What follows belongs to an exercise in optimizing a design on an open flow for small area, a short achievable clock period and few clock cycles; a production flow would make more cautious choices.
Only simulation tests tie the RTL to the original design; equivalence was not proved.
No activity file was given, so power comes from the tool's default toggle rates.

==> config.mk <==
export PLATFORM = sky130hd
export DESIGN_NAME = ntt
export DESIGN_NICKNAME = ntt
export VERILOG_FILES = /design/flow/design.v
export SDC_FILE = /design/flow/constraint.sdc
export NUM_CORES = 8
export LEC_CHECK = 0
export CAP_MARGIN = 20
export CELL_PAD_IN_SITES_DETAIL_PLACEMENT = 1
export CELL_PAD_IN_SITES_GLOBAL_PLACEMENT = 2
export CORE_MARGIN = 2
export CORE_UTILIZATION = 25
export PLACE_DENSITY = 0.35
export SLEW_MARGIN = 20
==> zeta.hex <==
fbec
fd0a
fe99
fa13
5d5
58e
11f
ca
ff55
26e
629
b6
3c2
fb4e
fa3e
5bc
23d
fad3
108
17f
fcc3
5b2
f9be
ff7e
fd57
3f9
2dc
260
f9fa
19b
ff33
f9dd
4c7
28c
fdd8
3f7
faf3
5d3
fee6
f9f8
204
fff8
fec0
fd66
f9ae
fb76
7e
5bd
fcab
ffa6
fef1
33e
6b
fa73
ff09
fc49
fe72
3c1
fa1c
fd2b
1c0
fbd7
2a5
fb05
fbb1
1ae
22b
34b
fb1d
367
60e
69
1a6
24b
b1
ff15
fedd
fe34
626
675
ff0a
30a
487
ff6d
fcf7
5cb
fda6
45f
f9ca
284
fc98
15d
1a2
149
ff64
ffb5
331
449
25b
262
52a
fafb
fa47
180
fb41
ff78
4c2
fac9
fc96
dc
fb5d
f985
fb5f
fa06
fb02
31a
fa1a
fcaa
fc9a
1de
ff94
fecc
3e4
3df
3be
fa4c
5f2
65c
==> run.sh <==
#!/bin/bash
# synth_recipe.tcl (not shown) runs the flow's synth.tcl, then flattens the netlist and writes it again
# the make line also repeats each setting of config.mk as NAME=value (left out here)
make -C /OpenROAD-flow-scripts/flow DESIGN_CONFIG=/design/flow/config.mk WORK_HOME=/design/flow/orfs CLKGATE_MAP_FILE= SYNTH_SCRIPT=/design/flow/synth_recipe.tcl finish
==> constraint.sdc <==
create_clock -name core_clock -period 10.0 [get_ports {clk}]
set_input_delay 2.0000 -clock core_clock [delete_from_list [all_inputs] [get_ports {clk}]]
set_output_delay 2.0000 -clock core_clock [all_outputs]
set_load 0.01 [all_outputs]
==> design.v <==
module dual_ram #(parameter DEPTH = 8, WIDTH = 16)(
  input clk,
  input wire we_1,  
  input wire we_2,
  input wire [DEPTH-1:0] addr_1,
  input wire [DEPTH-1:0] addr_2,
  input wire [WIDTH-1:0] din_1, 
  input wire [WIDTH-1:0] din_2,
  output reg [WIDTH-1:0] dout_1,
  output reg [WIDTH-1:0] dout_2
);
reg [WIDTH-1:0] mem [ (1<<DEPTH)-1 :0];
always @(posedge clk) begin
  if(we_1) begin
    mem[addr_1] <= din_1;
    dout_1 <= din_1;  
  end else begin
    dout_1 <= mem[addr_1];
  end
end
always @(posedge clk) begin
  if(we_2) begin
    mem[addr_2] <= din_2;
    dout_2 <= din_2;
  end else begin
    dout_2 <= mem[addr_2];
  end
end
endmodule
module zeta_rom #(parameter invntt = 0)(
  input clk,
  input wire [6:0] addr,
  output reg signed [15:0] data_out
);
reg signed [15:0] zetas [127:0];
initial begin
  $readmemh("zeta.hex", zetas);
end
always @(posedge clk) begin
  data_out <= zetas[addr];
end
endmodule
module montgomery_reduce (  
  input clk,  
  input set,
  input  wire signed [31:0] a,
  output reg  signed [15:0] t
);
reg signed [31:0] temp32;
reg signed [15:0] temp16;
always @(posedge clk) begin  
  if(set) begin
    temp32 = a;
    temp16 = (temp32 * -3327) &16'hFFFF;
    temp32 = temp16 * 13'sd3329;
    t <= (a - temp32) >> 16;
  end
end
endmodule
module fqmul ( 
  input clk,
  input set,
  input  wire signed [15:0] a,
  input  wire signed [15:0] b,
  output wire signed [15:0] t
);  
wire signed [31:0] temp32;
reg set1;
multiplier mult1 (
  .clk(clk),
  .set(set),
  .a(a),
  .b(b),
  .t(temp32)
);
montgomery_reduce mont1 (  
  .clk(clk),
  .set(set1),
  .a(temp32),  
  .t(t)
);
always @(posedge clk) begin
  set1 <= set;
end
endmodule
module multiplier (
  input clk,
  input set,
  input  wire signed [15:0] a,
  input  wire signed [15:0] b,
  output reg signed [31:0] t
);
always @(posedge clk) begin
  if(set) begin
    t <= a * b;  
  end
end
endmodule
module ct_butfly(
  input clk,
  input set,
  input wire signed [15:0] f,  
  input wire signed [15:0] t,  
  output reg signed [15:0] r1,  
  output reg signed [15:0] r2  
);
always @(posedge clk) begin
  if(set) begin
    r1 <= f - t;
    r2 <= f + t;
  end
end
endmodule
module ntt_cal(
  input clk,
  input set,
  input wire signed [15:0] f1,  
  input wire signed [15:0] f2,  
  input wire signed [15:0] zeta,
  output wire signed [15:0] r1,
  output wire signed [15:0] r2
);
wire signed [15:0] f1_zeta;
reg signed [15:0] f2_1, f2_2;  
fqmul fq1(
  .clk(clk),
  .set(set),
  .a(f1),
  .b(zeta),
  .t(f1_zeta)
);
ct_butfly ct1(
  .clk(clk),
  .set(set),
  .f(f2_2),
  .t(f1_zeta),
  .r1(r1),
  .r2(r2)
);
always @(posedge clk) begin
  f2_1 <= f2;
  f2_2 <= f2_1;
end
endmodule
module ntt #(parameter DEPTH = 8)(
  input clk,
  input set,
  input reset,
  input readin,  
  input readout,  
  input cal_en,
  input wire [15:0] ntt_din_1,
  input wire [15:0] ntt_din_2,
  input wire [DEPTH-1:0] in_index,
  output reg [15:0] ntt_dout_1,  
  output reg [15:0] ntt_dout_2,  
  output reg [DEPTH-1:0] out_index,
  output reg done
);
reg ram1_we;
reg ram2_we;
reg [DEPTH-1:0] ram1_addr_1, ram1_addr_2;
reg [DEPTH-1:0] ram2_addr_1, ram2_addr_2;
reg [15:0] ram1_din_1, ram1_din_2;
reg [15:0] ram2_din_1, ram2_din_2;
wire [15:0] ram1_dout_1, ram1_dout_2;
wire [15:0] ram2_dout_1, ram2_dout_2;
reg signed [15:0] f1, f2;
wire signed [15:0] r1, r2;
wire signed [15:0] zeta;
reg [6:0] zeta_k_1, zeta_k_2;  
dual_ram #(DEPTH, 16) ram1(
  .clk(clk),
  .we_1(ram1_we),
  .we_2(ram1_we),
  .addr_1(ram1_addr_1),
  .addr_2(ram1_addr_2),
  .din_1(ram1_din_1),
  .din_2(ram1_din_2),
  .dout_1(ram1_dout_1),
  .dout_2(ram1_dout_2)
);
dual_ram #(DEPTH, 16) ram2(
  .clk(clk),
  .we_1(ram2_we),
  .we_2(ram2_we),
  .addr_1(ram2_addr_1),
  .addr_2(ram2_addr_2),
  .din_1(ram2_din_1),
  .din_2(ram2_din_2),
  .dout_1(ram2_dout_1),
  .dout_2(ram2_dout_2)
);
ntt_cal cal1(
  .clk(clk),
  .set(set),
  .f1(f1),
  .f2(f2),
  .zeta(zeta),
  .r1(r1),
  .r2(r2)
);
zeta_rom rom1(
  .clk(clk),
  .addr(zeta_k_2),
  .data_out(zeta)
);
reg [DEPTH-1:0] index;
reg [DEPTH-1:0] len;
reg [6:0] k;  
reg [DEPTH-1:0] wr_index;
reg [DEPTH-1:0] wr_len;
wire [DEPTH-1:0] addr1 = index + len;
wire [DEPTH-1:0] addr2 = index;
wire [DEPTH-1:0] wr_addr1 = wr_index + wr_len;
wire [DEPTH-1:0] wr_addr2 = wr_index;
reg [7:0] timer;
reg wr_ctrl;
reg rd_ctrl;
reg [2:0] layer;  
reg readout_ctrl;
reg stale;  
always @(posedge clk or posedge reset) begin
  if(reset) begin
    index <= 0;
    len <= (1<< (DEPTH -1));
    k <= 1;
    wr_index <= 0;
    wr_len <= (1<< (DEPTH -1));
    timer <= 0;
    wr_ctrl <= 0;
    rd_ctrl <= 0;
    layer <= 1;
    stale <= 1;
    done <= 1;  
    readout_ctrl <= 0;
  end else if(set & done & cal_en & stale & (~readin) & (~readout)) begin
    stale <= 0;
    done <= 0;
    index <= 0;
    len <= (1<< (DEPTH -1));
    k <= 1;
    wr_index <= 0;
    wr_len <= (1<< (DEPTH -1));
    timer <= 0;
    readout_ctrl <= 0;
    layer <= 1;
  end else if(set & (~done) & (~readin) & (~stale)) begin
    if(~wr_ctrl) begin  
      timer <= timer + 1;
    end 
    if(timer >= 5) begin
      wr_ctrl <= 1;
      timer <= 0;
    end
    if((len > 1) & (~rd_ctrl)) begin
      if((len & (index + 1)) == len) begin
        index <= index + 1 + len;
        k <= k + 1;  
        if((index + len + 1) == 1 << DEPTH) begin
          len <= len >> 1;
          rd_ctrl <= 1;
        end
      end else begin
        index <= index + 1;
      end
    end
    if(layer == 0) begin
      done <= 1;
      stale <= 1;  
    end
    if((wr_len > 1) & wr_ctrl) begin
      if((wr_len & (wr_index + 1)) == wr_len) begin
        wr_index <= wr_index + 1 + wr_len;
        if((wr_index + wr_len + 1) == 1 << DEPTH) begin
          wr_len <= wr_len >> 1;
          rd_ctrl <= 0;
          wr_ctrl <= 0;
          layer <= layer + 1;
        end
      end else begin
        wr_index <= wr_index + 1;
      end
    end
  end else if(set & done & readout) begin
    index <= index + 2;
    if(!readout_ctrl) begin  
      timer <= timer + 1;
    end
    if(timer >= 1) begin
      readout_ctrl <= 1;
    end
  end else begin
  end
end
always @(posedge clk) begin
  zeta_k_1 <= k;
  zeta_k_2 <= zeta_k_1;
end 
always @(posedge clk) begin
  if(set) begin
    if(done & readin & stale) begin
      ram1_we <= 1; 
      if((in_index & 'b1) == 0) begin
        ram1_addr_1 <= in_index + 1;
        ram1_addr_2 <= in_index;
        ram1_din_1 <= ntt_din_1;
        ram1_din_2 <= ntt_din_2;
      end
    end 
    if((~done) & (~readin) & (~readout)) begin
      if((layer & 'b1) == 1) begin
        ram1_we <= 0;
        ram1_addr_1 <= addr1;
        ram1_addr_2 <= addr2;
        f1 <= ram1_dout_1;
        f2 <= ram1_dout_2;
      end else begin
        if(wr_ctrl) begin
          ram1_we <= 1;
        end
        ram1_addr_1 <= wr_addr1;
        ram1_addr_2 <= wr_addr2;
        ram1_din_1 <= r1;
        ram1_din_2 <= r2;
      end
      if((layer & 'b1) == 0) begin
        ram2_we <= 0;
        ram2_addr_1 <= addr1;
        ram2_addr_2 <= addr2;
        f1 <= ram2_dout_1;
        f2 <= ram2_dout_2;
      end else begin
        if(wr_ctrl) begin
          ram2_we <= 1;
        end
        ram2_addr_1 <= wr_addr1;
        ram2_addr_2 <= wr_addr2;
        ram2_din_1 <= r1;
        ram2_din_2 <= r2;
      end
    end
    if (done & readout) begin
      ram2_we <= 0;
      ram2_addr_1 <= addr1;  
      ram2_addr_2 <= addr2;
      if(readout_ctrl) begin
        out_index <= addr2 - 4;  
        ntt_dout_2 <= ram2_dout_1;
        ntt_dout_1 <= ram2_dout_2;
      end
    end else begin
    end
  end
end
endmodule
### Signal wires on met1

Scale: 0.5 px per um. Supply wires on this layer in gray. Cells faint in the background.
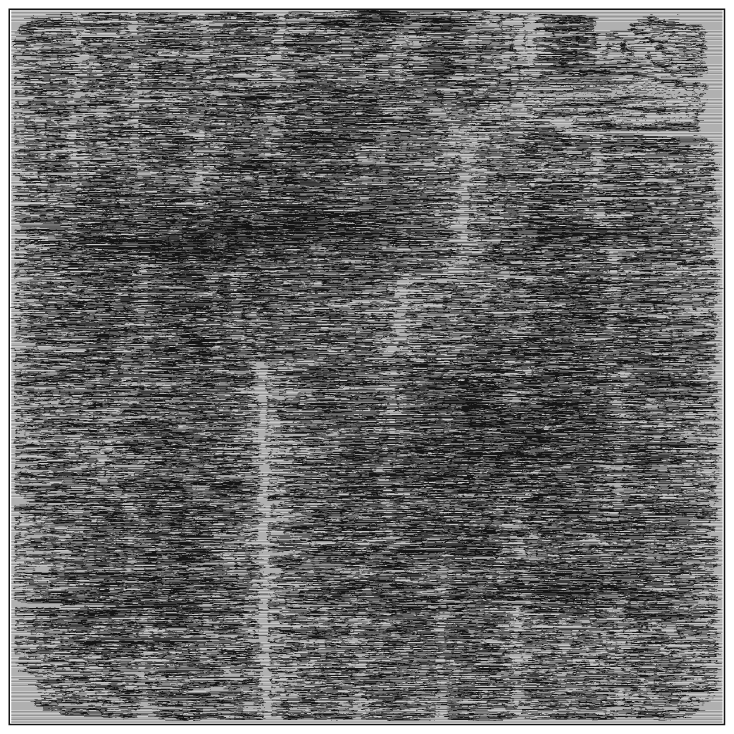
- wire length on this layer: 1290 mm
- main direction: horizontal

### Path with the least slack

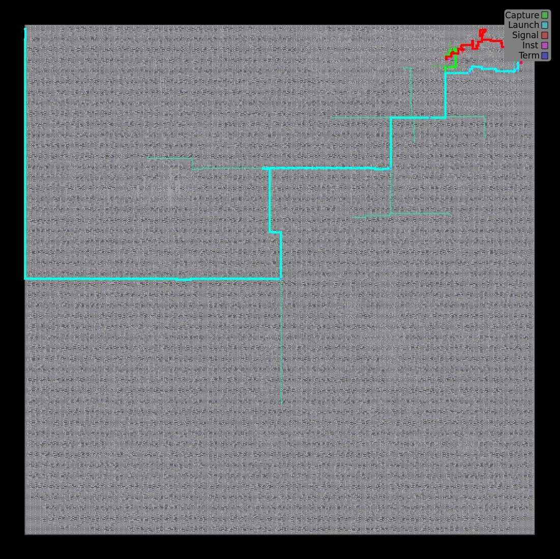
final cell utilization of the core: 29.0%
final instance count without filler cells: 62400
minimum clock period after layout: 9.17 ns
Setup Total Neg Slack: 0 ns

==> Implementation_results.wiki <==
{| class="wikitable"
! Metric !! Value
|-
| Logic depth of the worst register-to-register path || 30
|-
| Flip-flop cell with the highest count after synthesis || sky130_fd_sc_hd__edfxtp_1
|-
| Post-cts resize count || 0
|-
| Peak fanout along the critical path || 7
|-
| Arrival time of the worst setup path || 10.35 ns
|-
| Top Registers || ram1.mem: 4096 flops, ram2.mem: 4096 flops, cal1.fq1.mult1.t: 32 flops
|-
| Vias in the first global route || 350000
|-
| Leakage Power || approximately 180 nW
|-
| Final Skew || 0.0883 ns
|-
| Dpl cells || between 50000 and 60000
|-
| Worst-case headroom to the max-slew limit || 3.71%
|-
| CP endpoint kind || register
|-
| Leading cell type in the layout, fill and taps excluded || sky130_fd_sc_hd__edfxtp_1
|-
| Number of hold violations in the final report || 0
|-
| GRT Resource Usage Total || a little under 30%
|-
| Synth async-reset ratio || 0.627%
|-
| Source-to-sink clock delay at the later pin of the worst-skew pair || 1.51 ns
|-
| Maximum level of the CTS H-tree || 7
|-
| Share of final-layout standard cells stronger than drive strength 1 || 42.3%
|-
| Instance count of the mapped netlist || approximately 35000
|-
| Number of setup violations in the final report || 0
|-
| Cell with the largest stage delay on the worst path || sky130_fd_sc_hd__xor3_1
|-
| GRT overflow || 0
|-
| Number of register bits inferred by synthesis || 8617
|-
| Worst IR Drop VDD || 2.13 mV
|-
| Transition time of the tightest slew-check pin || between 1 and 1.5 ns
|-
| Die height || 1430 um
|-
| Number of violations reported at the end of detailed-routing iteration 0 || 36700
|-
| Cell chosen for the clock root || sky130_fd_sc_hd__clkbuf_16
|-
| Most prevalent standard cell on the critical path || sky130_fd_sc_hd__ha_1
|-
| Maximum count of clock buffers along a single path || 6
|-
| Sequential fraction of the synthesis area || approximately 51%
|-
| Hold Path Class || register to register
|-
| Horizontal extent of the die || 1430 um
|-
| Cell Area, Synth || about 0.51 mm2
|-
| Minimum setup slack among reg-to-reg paths || between 0.8 and 0.9 ns
|-
| Unrepaired setup endpoints after global routing || no
|-
| Area growth, synth to finish || 15.9%
|-
| Hold-critical path depth || 0
|-
| Number of buffer cells added on primary ports || 86
|-
| Number of buffers added by the clock tree synthesis step || 1230
|-
| Run status || finished clean
|-
| Via count of the routed design || 344000
|-
| Count of distinct cell types in the synthesized netlist || 83
|-
| Post-Syn Nets || ~35000
|-
| Number of max-slew violations in the final report || 0
|-
| Antenna violations before repair || 426
|-
| Gpl congestion || 0.849
|-
| Half-perimeter wire length of the detailed placement result || slightly below 2000000 um
|-
| Post-route DRC || 0
|-
| Pre-antenna DRT Iters || 6
|-
| CTS clock-pin slew for the worst setup and hold paths || around 0.050 ns
|-
| Crit path required time || 11.18 ns
|-
| Max stage delay on crit path || 0.55 ns
|-
| TritonCTS clock tree || yes
|-
| Clock sink count || between 8000 and 9000
|-
| ANT nets after route || 0
|-
| Worst setup path category || register to register
|-
| WL/cell || 48.7 um
|-
| Max cap viols || 0
|-
| Die area || between 2 and 2.5 mm2
|-
| Leading cell types in the layout, fill and taps excluded || sky130_fd_sc_hd__edfxtp_1 (8440), sky130_fd_sc_hd__mux4_2 (5214), sky130_fd_sc_hd__mux2_2 (4515), sky130_fd_sc_hd__nand2_1 (4110), sky130_fd_sc_hd__o21ai_0 (3703)
|-
| Post-CTS setup buffer count || 0
|-
| Power density cells || slightly below 300 mW/mm2
|-
| Via density || between 5 and 6
|-
| First-pass GRT wire length || 3910000 um
|-
| I/O pin total || 87
|-
| Avg Cell Area, Syn || between 10 and 15 um2
|-
| Yosys warns || 8
|-
| Routed wire length || 3040000 um
|-
| Peak Freq || 0.109 GHz
|-
| Count of nets after finishing || roughly 34000
|-
| Pin count of the biggest net entering global routing || 136
|-
| Number of hold buffers added after CTS || 0
|-
| Fin crit share || around nine tenths
|-
| Number of synthesized flops with an enable pin || 8440
|-
| Startpoint types || register
|-
| Initial Utilization || roughly 25%
|}
Testbench counts, summed over its fixed seeds: cycles 38,336.
### Cells colored by class

Scale: 0.5 px per um. Fill, decap, tap and diode cells in gray.
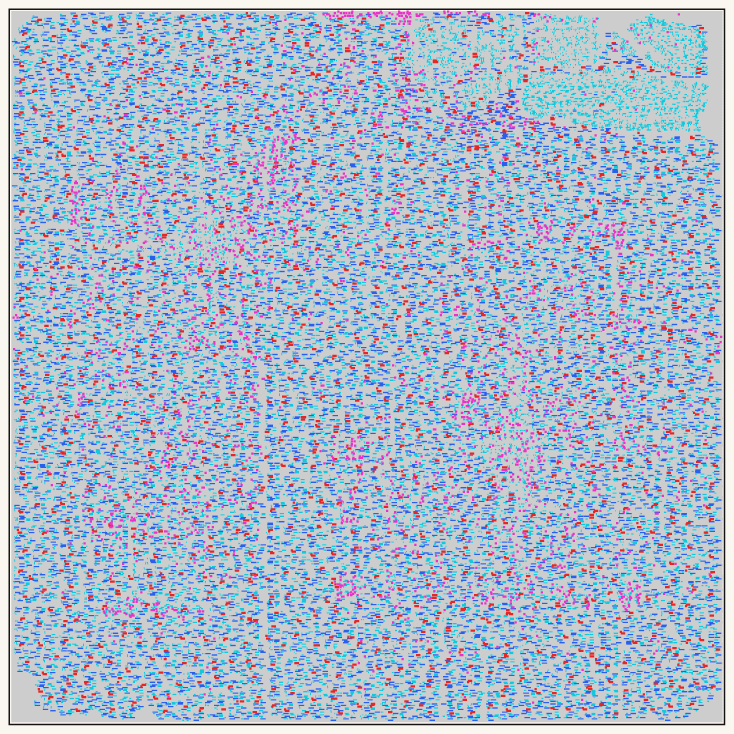
- red: clock drivers and dummy loads (cells 2184)
- blue: flops (cells 8617)
- magenta: other buffers and delay cells (cells 2268)
- cyan: combinational and other logic (cells 21552)
fin area: 0.587 mm2
area of the core: 2.02 mm2
sequential share of cell area: 43.8%
number of placement rows: 523

[critical path, delay by kind of cell, from the launching register on]
family / cells / cell delay [ns]
DFF: 1 / 0.47
xor gates and xnor gates: 3 / 0.82
and+or+nand+nor: 4 / 0.68
buffers and inverters: 4 / 0.54
AOI/OAI and AO/OA: 6 / 1.35
adders and majority gates: 13 / 5.03
[stage by stage]
| step | util (%) | instance area, um2 | hold WS [ns] | setup WS (ns) | total power, mW |
|---|---|---|---|---|---|
| 2_1_floorplan | - | 507000 | 0.310 | 1.40 | 102 |
| 3_3_place_gp | 27.0 | 547000 | 0.312 | 0.480 | 132 |
| 3_5_place_dp | 27.1 | 548000 | 0.313 | 0.779 | 130 |
| 4_1_cts | 28.9 | 585000 | 0.316 | 0.699 | 174 |
| 5_1_grt | 29.0 | 587000 | 0.329 | 0.217 | 179 |
| 6_report | 29.0 | 587000 | 0.319 | 0.832 | 172 |
[path summary, 6_finish.rpt]
| kind | start | end |
|---|---|---|
| min in group asynchronous | reset | index[1]$_DFFE_PP0P_ |
| hold / removal | cal1.f2_1[0]$_DFF_P_ | cal1.f2_2[0]$_DFF_P_ |
| setup / recovery | cal1.fq1.mult1.t[4]$_DFFE_PP_ | cal1.fq1.mont1.t[15]$_DFFE_PP_ |
| max in group asynchronous | reset | k[6]$_DFFE_PP0P_ |
| hold reg to reg | cal1.f2_1[0]$_DFF_P_ | cal1.f2_2[0]$_DFF_P_ |
| setup reg to reg | cal1.fq1.mult1.t[4]$_DFFE_PP_ | cal1.fq1.mont1.t[15]$_DFFE_PP_ |
[power breakdown]
group,total [mW],switching [mW],internal (mW)
Clock,43.3,19.1,24.3
Combinational,84.2,51.8,32.4
Sequential,44.6,1.37,43.2
Total,172,72.2,99.9
[synth_stat cells, types with 277 or more instances]
master                     count  area share, %
sky130_fd_sc_hd__o21ai_0    3886            3.8
sky130_fd_sc_hd__nand2_1    4212            3.1
sky130_fd_sc_hd__buf_1       277           0.21
sky130_fd_sc_hd__inv_1       514           0.38
sky130_fd_sc_hd__ha_1        306           0.76
sky130_fd_sc_hd__nor2_1      611           0.45
sky130_fd_sc_hd__clkbuf_1   3180            2.4
sky130_fd_sc_hd__fa_1        302            1.2
sky130_fd_sc_hd__mux2_2     4515             10
sky130_fd_sc_hd__buf_2       838           0.83
sky130_fd_sc_hd__mux4_2     5214             23
sky130_fd_sc_hd__o22ai_1     355           0.44
sky130_fd_sc_hd__edfxtp_1   8440             50
[routing by layer]
layer,up-vias,global-route usage (%),wire length (um)
li1,135000,-,-
met1,194000,38.2,1290000
met2,11700,48.6,1460000
met3,3101,3.79,142000
met4,60,11.7,140000
met5,-,0,406
[cell type report]
type / count / area, um2
well taps: 27000 / 33800
flip-flops and latches: 8617 / 257000
fillers: 210000 / 1440000
inverters: 531 / 2160
multi-input cells: 21000 / 235000
diodes: 730 / 1830
repair buffers: 2268 / 19300
clock buffers: 1564 / 32700
clock inverters: 620 / 4810
[cells by family after synthesis]
kind of cell / Yosys count / synth area share, %
mux: 9849 / 33.5
simple gates: 5424 / 4.28
buf+inv: 4913 / 3.93
flops: 8617 / 50.8
xor+xnor: 149 / 0.263
fa+ha+maj: 608 / 1.95
compound gates: 4991 / 5.33

[port drivers added, routing unchanged]
The flow's constraints put no driver on any port. The routed layout listed below was extracted and timed again, unchanged, in two steps.
Step 1 (the two cells are an assumption about what drives the block):
set clk [get_ports {clk}]
set_driving_cell -lib_cell sky130_fd_sc_hd__clkbuf_16 $clk
set_driving_cell -lib_cell sky130_fd_sc_hd__buf_2 [delete_from_list [all_inputs] $clk]
Step 2 also shifts input and output timing later by t, the mid clock arrival at the registers, as if the neighbouring blocks saw the same clock.
Slacks: no drivers / after step 1 / after step 2; pairs: no drivers / after step 1.
t (ns): 1.665
slack for setup (ns): 0.832 / 0.832 / 0.832
worst setup path after step 2: register to register
worst data-port slew with drivers (ns): 0.19
After both steps this run still meets setup and hold. The setup slack of this run moves by 0.000 ns with the drivers and by 0.000 ns with both steps.
